This design comes from an exercise in tuning for small area, a short achievable clock period and few clock cycles per item on the open sky130 flow, not from production work. RTL that was checked went through simulation tests only; none was proved equivalent to the original. Not every run is shown, and edits may drop behaviour that the tests do not exercise. The RTL of run 2 was laid out without a check of its function.

`flow/run.sh`:
```
#!/bin/bash
# synth_recipe.tcl (not shown) runs the flow's synth.tcl, then flattens the netlist and writes it again
# the make line also repeats each setting of config.mk as NAME=value (left out here)
make -C /OpenROAD-flow-scripts/flow DESIGN_CONFIG=/design/flow/config.mk WORK_HOME=/design/flow/orfs CLKGATE_MAP_FILE= SYNTH_SCRIPT=/design/flow/synth_recipe.tcl finish
```
`flow/config.mk`:
```
export PLATFORM = sky130hd
export DESIGN_NAME = dot_product
export DESIGN_NICKNAME = dot_product
export VERILOG_FILES = /design/flow/design.v
export SDC_FILE = /design/flow/constraint.sdc
export NUM_CORES = 4
export LEC_CHECK = 0
export CAP_MARGIN = 20
export CORE_MARGIN = 2
export CORE_UTILIZATION = 30
export PLACE_DENSITY = 0.5
export SLEW_MARGIN = 20
```
`flow/constraint.sdc`:
```
create_clock -name core_clock -period 10.0 [get_ports {clk}]
set_input_delay 2.0000 -clock core_clock [delete_from_list [all_inputs] [get_ports {clk}]]
set_output_delay 2.0000 -clock core_clock [all_outputs]
set_load 0.01 [all_outputs]
```
`flow/design.v`:
```
module sram22_64x32m4w8 (
  input clk,
  input we,
  input [3:0] wmask,
  input [5:0] addr,
  input [31:0] din,
  output reg [31:0] dout
);
reg [31:0] mem [0:63];
always @(posedge clk) begin
  if (we) begin
    if (wmask[0]) mem[addr][7:0]   <= din[7:0];
    if (wmask[1]) mem[addr][15:8]  <= din[15:8];
    if (wmask[2]) mem[addr][23:16] <= din[23:16];
    if (wmask[3]) mem[addr][31:24] <= din[31:24];
  end else begin
    dout <= mem[addr];
  end
end
endmodule
module dot_product #(
  parameter ADDR_WIDTH = 5,
  parameter WIDTH = 32
) (
  input clk,
  input rst,
  input [ADDR_WIDTH:0] len,
  input [WIDTH-1:0] a_data,
  input a_valid,
  output reg a_ready,
  input [WIDTH-1:0] b_data,
  input b_valid,
  output reg b_ready,
  output [WIDTH-1:0] c_data,
  output reg c_valid,
  input c_ready
);
reg [WIDTH-1:0] a_r, b_r;
reg a_full, b_full;
reg [ADDR_WIDTH:0] len_r;
reg [ADDR_WIDTH:0] n;
reg [WIDTH-1:0] p_r;
reg p_v, p_last;
reg [WIDTH-1:0] acc;
wire a_fire = a_valid && a_ready;
wire b_fire = b_valid && b_ready;
wire pair = a_full && b_full;
wire last = pair && (n == len_r - 1'b1);
wire a_full_nx = a_fire || (a_full && !pair);
wire b_full_nx = b_fire || (b_full && !pair);
assign c_data = acc;
always @(posedge clk) begin
  len_r <= len;
  if (a_ready) a_r <= a_data;
  if (b_ready) b_r <= b_data;
  p_r <= a_r * b_r;
  if (rst) begin
    a_full <= 1'b0;
    b_full <= 1'b0;
    a_ready <= 1'b1;
    b_ready <= 1'b1;
    n <= 0;
    p_v <= 1'b0;
    p_last <= 1'b0;
    acc <= 0;
    c_valid <= 1'b0;
  end else begin
    a_full <= a_full_nx;
    b_full <= b_full_nx;
    a_ready <= !a_full_nx || b_full_nx;
    b_ready <= !b_full_nx || a_full_nx;
    if (pair) n <= last ? 0 : n + 1'b1;
    p_v <= pair;
    p_last <= last;
    if (c_valid && c_ready) begin
      c_valid <= 1'b0;
      acc <= 0;
    end else begin
      if (p_v) acc <= acc + p_r;
      if (p_last) c_valid <= 1'b1;
    end
  end
end
endmodule
```
### The metal 4 layer, run 1

Supply wires on this layer in grey.
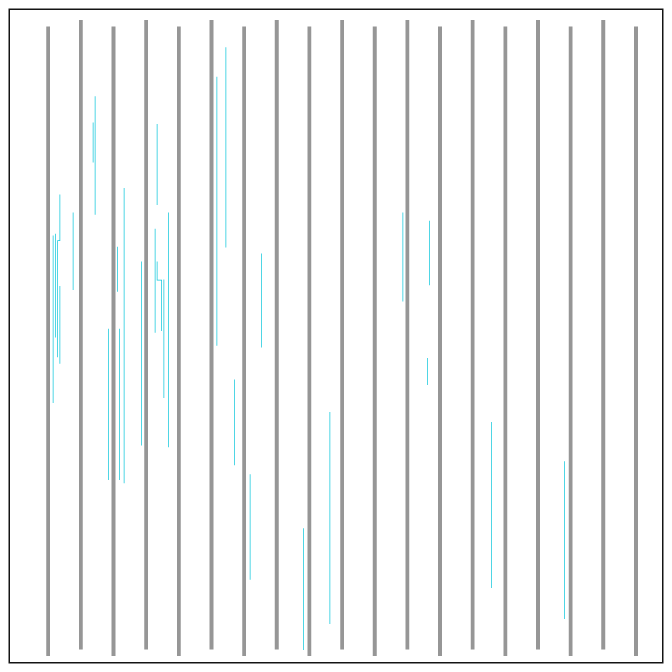
The longest straight run is 122 um. The wires run mostly vertical.
wirelength, routed: 59.8 mm
routed via count: 14700

### Metal 1, run 1

The bar under the picture is 100 um long. Supply wires on this layer in grey.
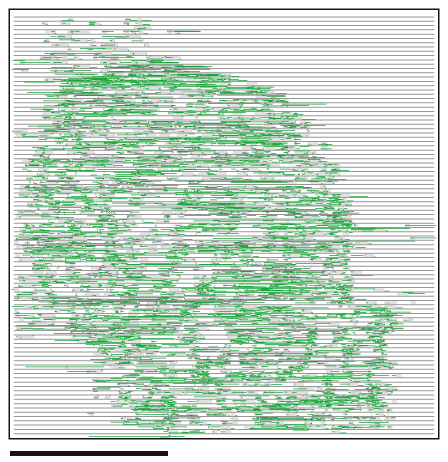
The wires run mostly horizontal. The longest straight run is 94.8 um. The layer holds 41% of the routed length. 2638 nets have wire on it.
met1 Track Usage GR: 0.206

==> results.cfg, run 1 <==
[outcome]
status = no timing/DRC/antenna violations

[timing]
setup_viol = 0
fin_crit_ns = 7.69
skew_ns = 0.0258
worst_slew_pin_slew_ns = 1.07

[global_routing]
grt_pass1_vias = 16200

[floorplanning]
num_rows = 97

[drt]
drc = 0

[logic_synthesis]
synth_edf_count = 64
synth.most_common_cell = fa_1
seq_area_frac_synth = 0.168
synth_compound_area_frac = 0.0530
async_reset_ff_frac = 0
synth_area_leaders = fa_1 (38%), ha_1 (9.1%), edfxtp_1 (9.0%)
post_synth_and_or_nand_nor_area_fraction = 0.160
synth_ff_type = dfxtp_1
synth_largest_area_cell = fa_1

[critical_path]
timing.rr.end = p_r[31]
endpoint = p_r[31]
critical_path.max_stage_delay_ns = 1.00
r2r_start = b_r[5]
critical_path_class = reg -> reg

[run]
maxCapViolations = 0

[clock_network]
clockRootBuffer = clkbuf_16
cts_sinks = 147
Testbench counts for the RTL of run 1, summed over its fixed seeds: cycles 10,109, items 512.
### Metal 3, run 1

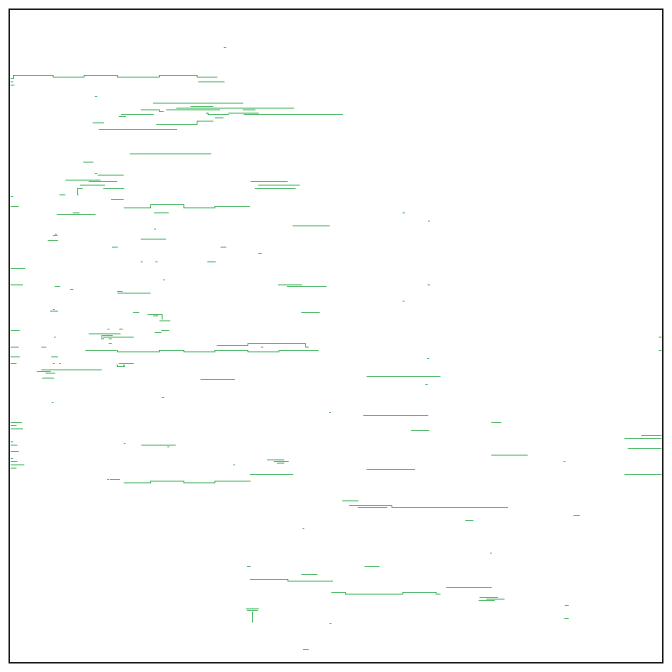
The longest straight run is 48.8 um. 98 nets have wire on it.

### Routing view, run 1

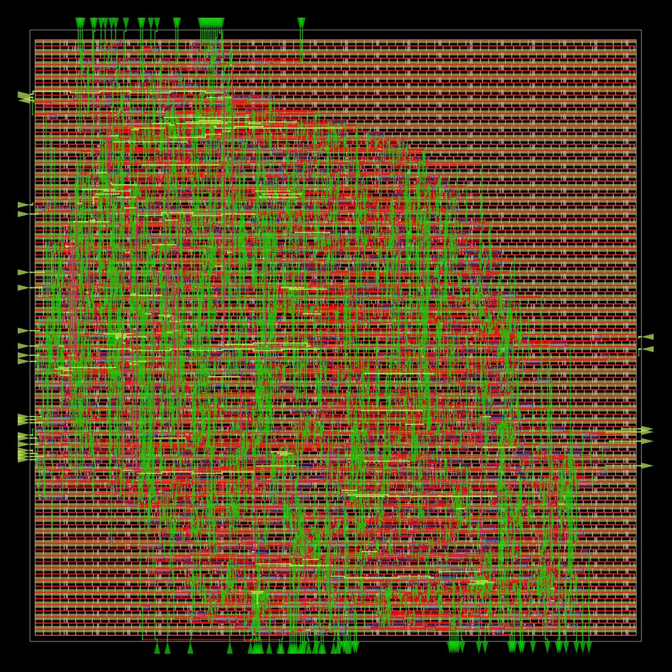
drt wl/cell: 18.6 um
met3 wire length: 1.54 mm
gr usage total: 0.171
met2 WL: 31.9 mm
Top Layer Used: met4

[run 1: area by class of cell]
| class | count | area, um2 |
|---|---|---|
| sequential | 147 | 3590 |
| timing repair buffer | 129 | 1240 |
| clock inverter | 14 | 154 |
| clock buffer | 18 | 450 |
| multi-input combinational | 1568 | 15900 |
| inverter | 399 | 1500 |
| tap | 940 | 1180 |
| fill | 7228 | 46200 |
[run 1: flip-flops by register name, summed over array words and instances, names as in the netlist]
name	count
p_r	32
b_r	32
c_valid	1
acc	32
n	6
p_v	1
b_ready	1
b_full	1
len_r	6
a_r	32
p_last	1
a_ready	1
a_full	1
[run 1: cells in the final DEF (no fill, tap or decap), types with 5 or more instances in the layout]
master	netlist	layout
a211oi_1	11	11
a21o_1	23	23
a21oi_1	58	58
and2_1	288	288
buf_4	0	20
clkbuf_16	0	18
clkdlybuf4s50_1	0	109
dfxtp_1	83	81
edfxtp_1	64	64
fa_1	409	409
ha_1	156	156
inv_1	399	399
inv_6	0	5
mux2i_1	14	14
nand2_1	273	273
nand2b_1	13	13
nand3_1	15	15
nand4_1	8	8
nor2_1	72	72
nor3_1	5	5
o21a_1	14	14
o21ai_0	34	34
o21bai_1	7	7
xnor2_1	93	93
xor2_1	30	30
[run 1: stage by stage]
stage / hold WS [ns] / utilization / cell area [um2] / setup slack [ns] / cells
4_1_cts: 0.454 / 0.342 / 24000 / 2.22 / 3215
6_report: 0.447 / 0.342 / 24000 / 2.31 / 3215
3_3_place_gp: 0.427 / 0.333 / 23400 / 2.37 / 3183
3_5_place_dp: 0.431 / 0.333 / 23400 / 2.25 / 3183
2_1_floorplan: 0.411 / - / 21400 / 3.16 / 2212
5_1_grt: 0.472 / 0.342 / 24000 / 1.78 / 3215
[run 1: routing by layer]
layer  up-vias  wire (um)  global-route usage
met5         -          0                   0
met4         0       1560              0.0518
met3        70       1540              0.0239
met2       249      31900               0.312
met1      7608      24800               0.206
li1       6797          -                   -
[run 1: worst min-delay path by stage]
stage          startpoint       to  slack, ns
6_report           p_last  c_valid       0.45
3_3_place_gp       p_last  c_valid       0.43
5_1_grt            p_last  c_valid       0.47
4_1_cts            p_last  c_valid       0.45
2_1_floorplan      p_last  c_valid       0.41
3_5_place_dp       p_last  c_valid       0.43
[run 1: worst register-to-register path: cells and delay by family (launching register included)]
kind                       cells  cell delay (ns)
and+or+nand+nor                5             0.89
buffers and inverters          4             0.20
adders and majority gates      9             4.24
DFF                            1             1.00
AOI/OAI and AO/OA              3             1.13
xor gates and xnor gates       1             0.11
[run 1: cells by family after synthesis]
| kind of cell | Yosys count |
|---|---|
| fa+ha+maj | 565 |
| flops | 147 |
| mux | 15 |
| simple gates | 688 |
| compound gates | 177 |
| buf+inv | 497 |
| xor+xnor | 123 |
==> run 2: too many edits to list; what changed since run 1 <==
flow/design.v: 84 -> 1700 lines; modules unchanged: 1
  dot_product: edited, 64 -> 1680 lines
--- a/flow/config.mk
+++ b/flow/config.mk
@@ -8,5 +8,6 @@
 export CAP_MARGIN = 20
 export CORE_MARGIN = 2
-export CORE_UTILIZATION = 30
-export PLACE_DENSITY = 0.5
+export CORE_UTILIZATION = 40
+export PLACE_DENSITY = 0.6
+export SETUP_SLACK_MARGIN = 5
 export SLEW_MARGIN = 20
### The metal 4 layer, run 2

Supply wires on this layer in grey.
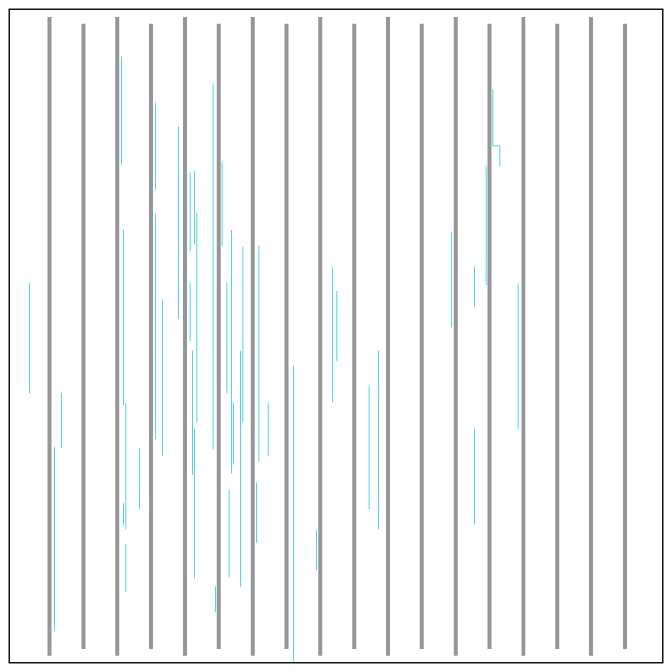
32 nets have wire on it. The longest straight run is 146 um. The wires run mostly vertical. The layer holds 2.9% of the routed length.
wirelength, routed: 72.8 mm
routed via count: 22600

### Metal 1, run 2

The bar under the picture is 100 um long. Supply wires on this layer in grey.
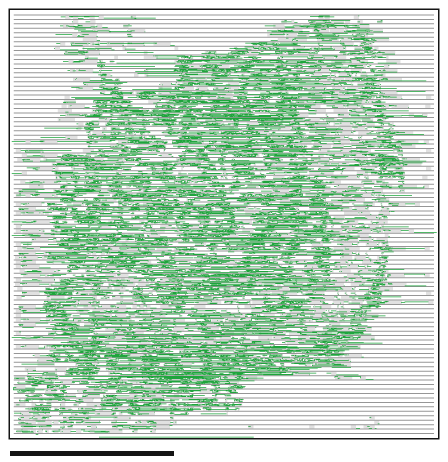
The layer holds 47% of the routed length. The layer carries 34.5 mm of wire.

### Routing view, run 2

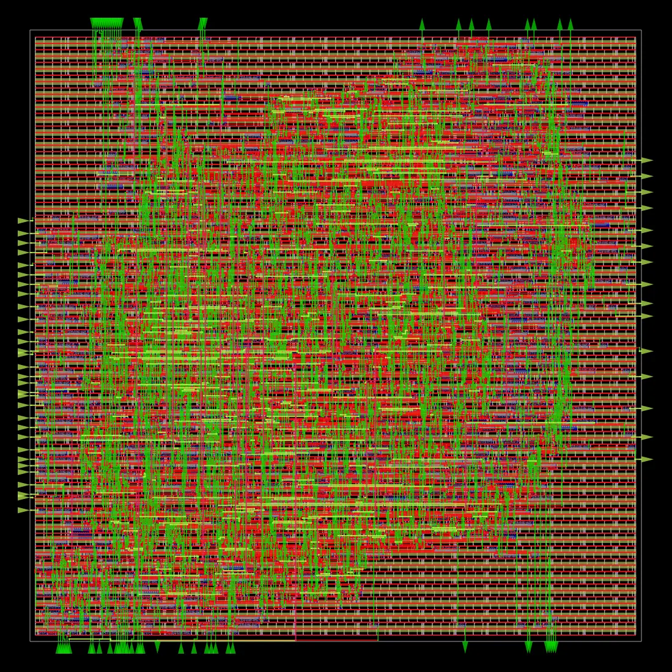
Met1 Routed Length: 34.5 mm
drt wl/cell: 17.3 um
gr usage total: 0.213

### Metal 3, run 2

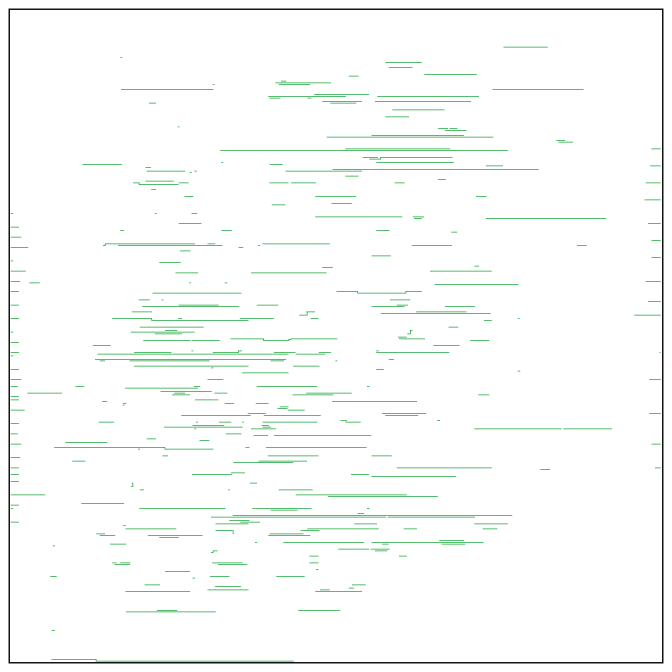
The wires run mostly horizontal. The layer holds 5.9% of the routed length. The longest straight run is 115 um. The layer carries 4270 um of wire. 204 nets have wire on it.
routing usage on met3: 0.0288

==> run 2 against run 1 <==
Net effect:
- critical endpoint is now m_31_3
- die area decreased by 6.9%
- register-to-register slack improved by 3.1 ns
- clock skew decreased by 0.00052 ns
- routed wire length increased by 22%
- non-clock buffer count increased by 36
- via count increased by 53%
- critical path depth decreased by 8
- hold slack improved by 0.085 ns
- still clean
- synthesized cell count increased by 58%
==> results.cfg, run 2 <==
[timing]
skew_ns = 0.0252
slew_violations = 0
setup_viol = 0
fin_crit_ns = 4.64
worst_slew_pin_slew_ns = 1.07

[logic_synthesis]
synth_largest_area_cell = fa_1
async_reset_ff_frac = 0
post_synth_and_or_nand_nor_area_fraction = 0.166
synth_area_leaders = fa_1 (17%), edfxtp_1 (11%), dfxtp_1 (10%)
ys_seq_elements = 235
synth.most_common_cell = nand2_1
synth_edf_count = 96
synth_compound_area_frac = 0.214
seq_area_frac_synth = 0.214
synth_ff_type = dfxtp_1

[clock_network]
cts_sinks = 235
clk_path_buf_depth = 3
clockRootBuffer = clkbuf_16
cts_made_buffers = 29
postCtsHoldBufs = 0

[run]
maxCapViolations = 0

[final_layout]
reg_top3 = a_r: 32 flops, acc: 32 flops, b_r: 32 flops
fin_cells = 4198
syn2layout_area_growth_pct = 8.26
utilization = 0.437
final_common_cell = nand2_1
final_area_um2 = 28700
mostFrequentLayoutCells = nand2_1 (479), inv_1 (315), o21ai_0 (313)

[outcome]
status = no timing/DRC/antenna violations

[critical_path]
crit_fanout = 70
r2r_slack_ns = 5.36
critical_path_class = reg -> reg

[global_routing]
grt_pass1_vias = 20200

[floorplanning]
die_area_um2 = 68300
io_pins = 110
die_h_um = 261
num_rows = 94

[place]
dpl_cell_area_um2 = 27700
dp.cells = 4143

[drt]
drc = 0
## run 2: cell types whose count changed after synthesis, sizes merged, moves of 91 or more
cell    delta
a21oi    +197
ha        -91
fa       -190
maj3     +170
nor2     +227
clkbuf   +191
and2     -285
nand2    +206
o22ai    +103
o21ai    +279
## run 2: through the flow
stage / hold WS [ns] / setup WS (ns)
after global placement: 0.524 / 4.95
after global routing: 0.572 / 5.00
after floorplan: 0.346 / 5.86
final: 0.532 / 5.36
after detailed placement: 0.526 / 4.89
after CTS: 0.535 / 5.08
## run 2: metal layers
| layer | vias to the layer above | global-route usage | wire length (um) |
|---|---|---|---|
| met4 | 0 | 0.0600 | 2150 |
| li1 | 11400 | - | - |
| met1 | 10500 | 0.314 | 34500 |
| met5 | - | 0 | 0 |
| met2 | 593 | 0.324 | 31900 |
| met3 | 100 | 0.0288 | 4270 |
## run 2: final cells by class
type	count	area (um2)
fillers	6648	36900
flip-flops and latches	235	5670
clock inverters	13	156
clock buffers	40	820
inverters	318	1200
well taps	864	1080
multi-input cells	2563	18300
repair buffers	165	1520
## run 2: kinds of logic after synthesis
family / Yosys count
and+or+nand+nor: 1020
xor gates and xnor gates: 116
DFF: 235
buffers and inverters: 691
AOI/OAI and AO/OA: 946
adders and majority gates: 454
muxes: 27
## run 2: worst paths after layout
check,start,endpoint,cells after the start
max,b_r[4],m_31_3,14
max reg2reg,b_r[4],m_31_3,14
min reg2reg,n[1],n[1],2
min,n[1],n[1],2
## run 2: critical path, cell delays in order, from the launching register on
cell,delay [ns]
edfxtp_1,0.32
buf_4,0.43
buf_4,0.62
xor2_1,0.21
a31oi_1,0.23
o21ai_0,0.15
fa_1,0.65
fa_1,0.50
fa_1,0.46
xnor2_1,0.15
xnor2_1,0.21
xnor2_1,0.16
xnor2_1,0.15
xnor2_1,0.16
xnor2_1,0.10
## run 2: repair_timing
item | CTS | global route
resized for setup | 1 | 2
setup endpoints to repair | 1 | 1
buffers inserted | 0 | 1

[static timing again, ports no longer ideal]
Ports are ideal in the flow. The routed layouts listed here were re-timed in OpenROAD.
Step 1 assumes that a clkbuf_16 drives the clock port and a buf_2 every other input.
Step 2 also shifts input and output timing later by t, the mid clock arrival at the registers, as if the neighbouring blocks saw the same clock.
Three values: ideal ports, drivers, drivers and shift; two values: the first two.
run	shift t [ns]	slack for setup (ns)	hold slack, ns	clock arrival spread, ns	cell pins on the clock port's net
run 1	0.553	2.305 / 2.305 / 2.305	0.447 / 0.447 / 0.447	0.025 / 0.025	1
run 2	0.643	5.355 / 5.355 / 5.355	0.532 / 0.532 / 0.532	0.026 / 0.025	1
After both steps setup and hold are still met in every run listed.
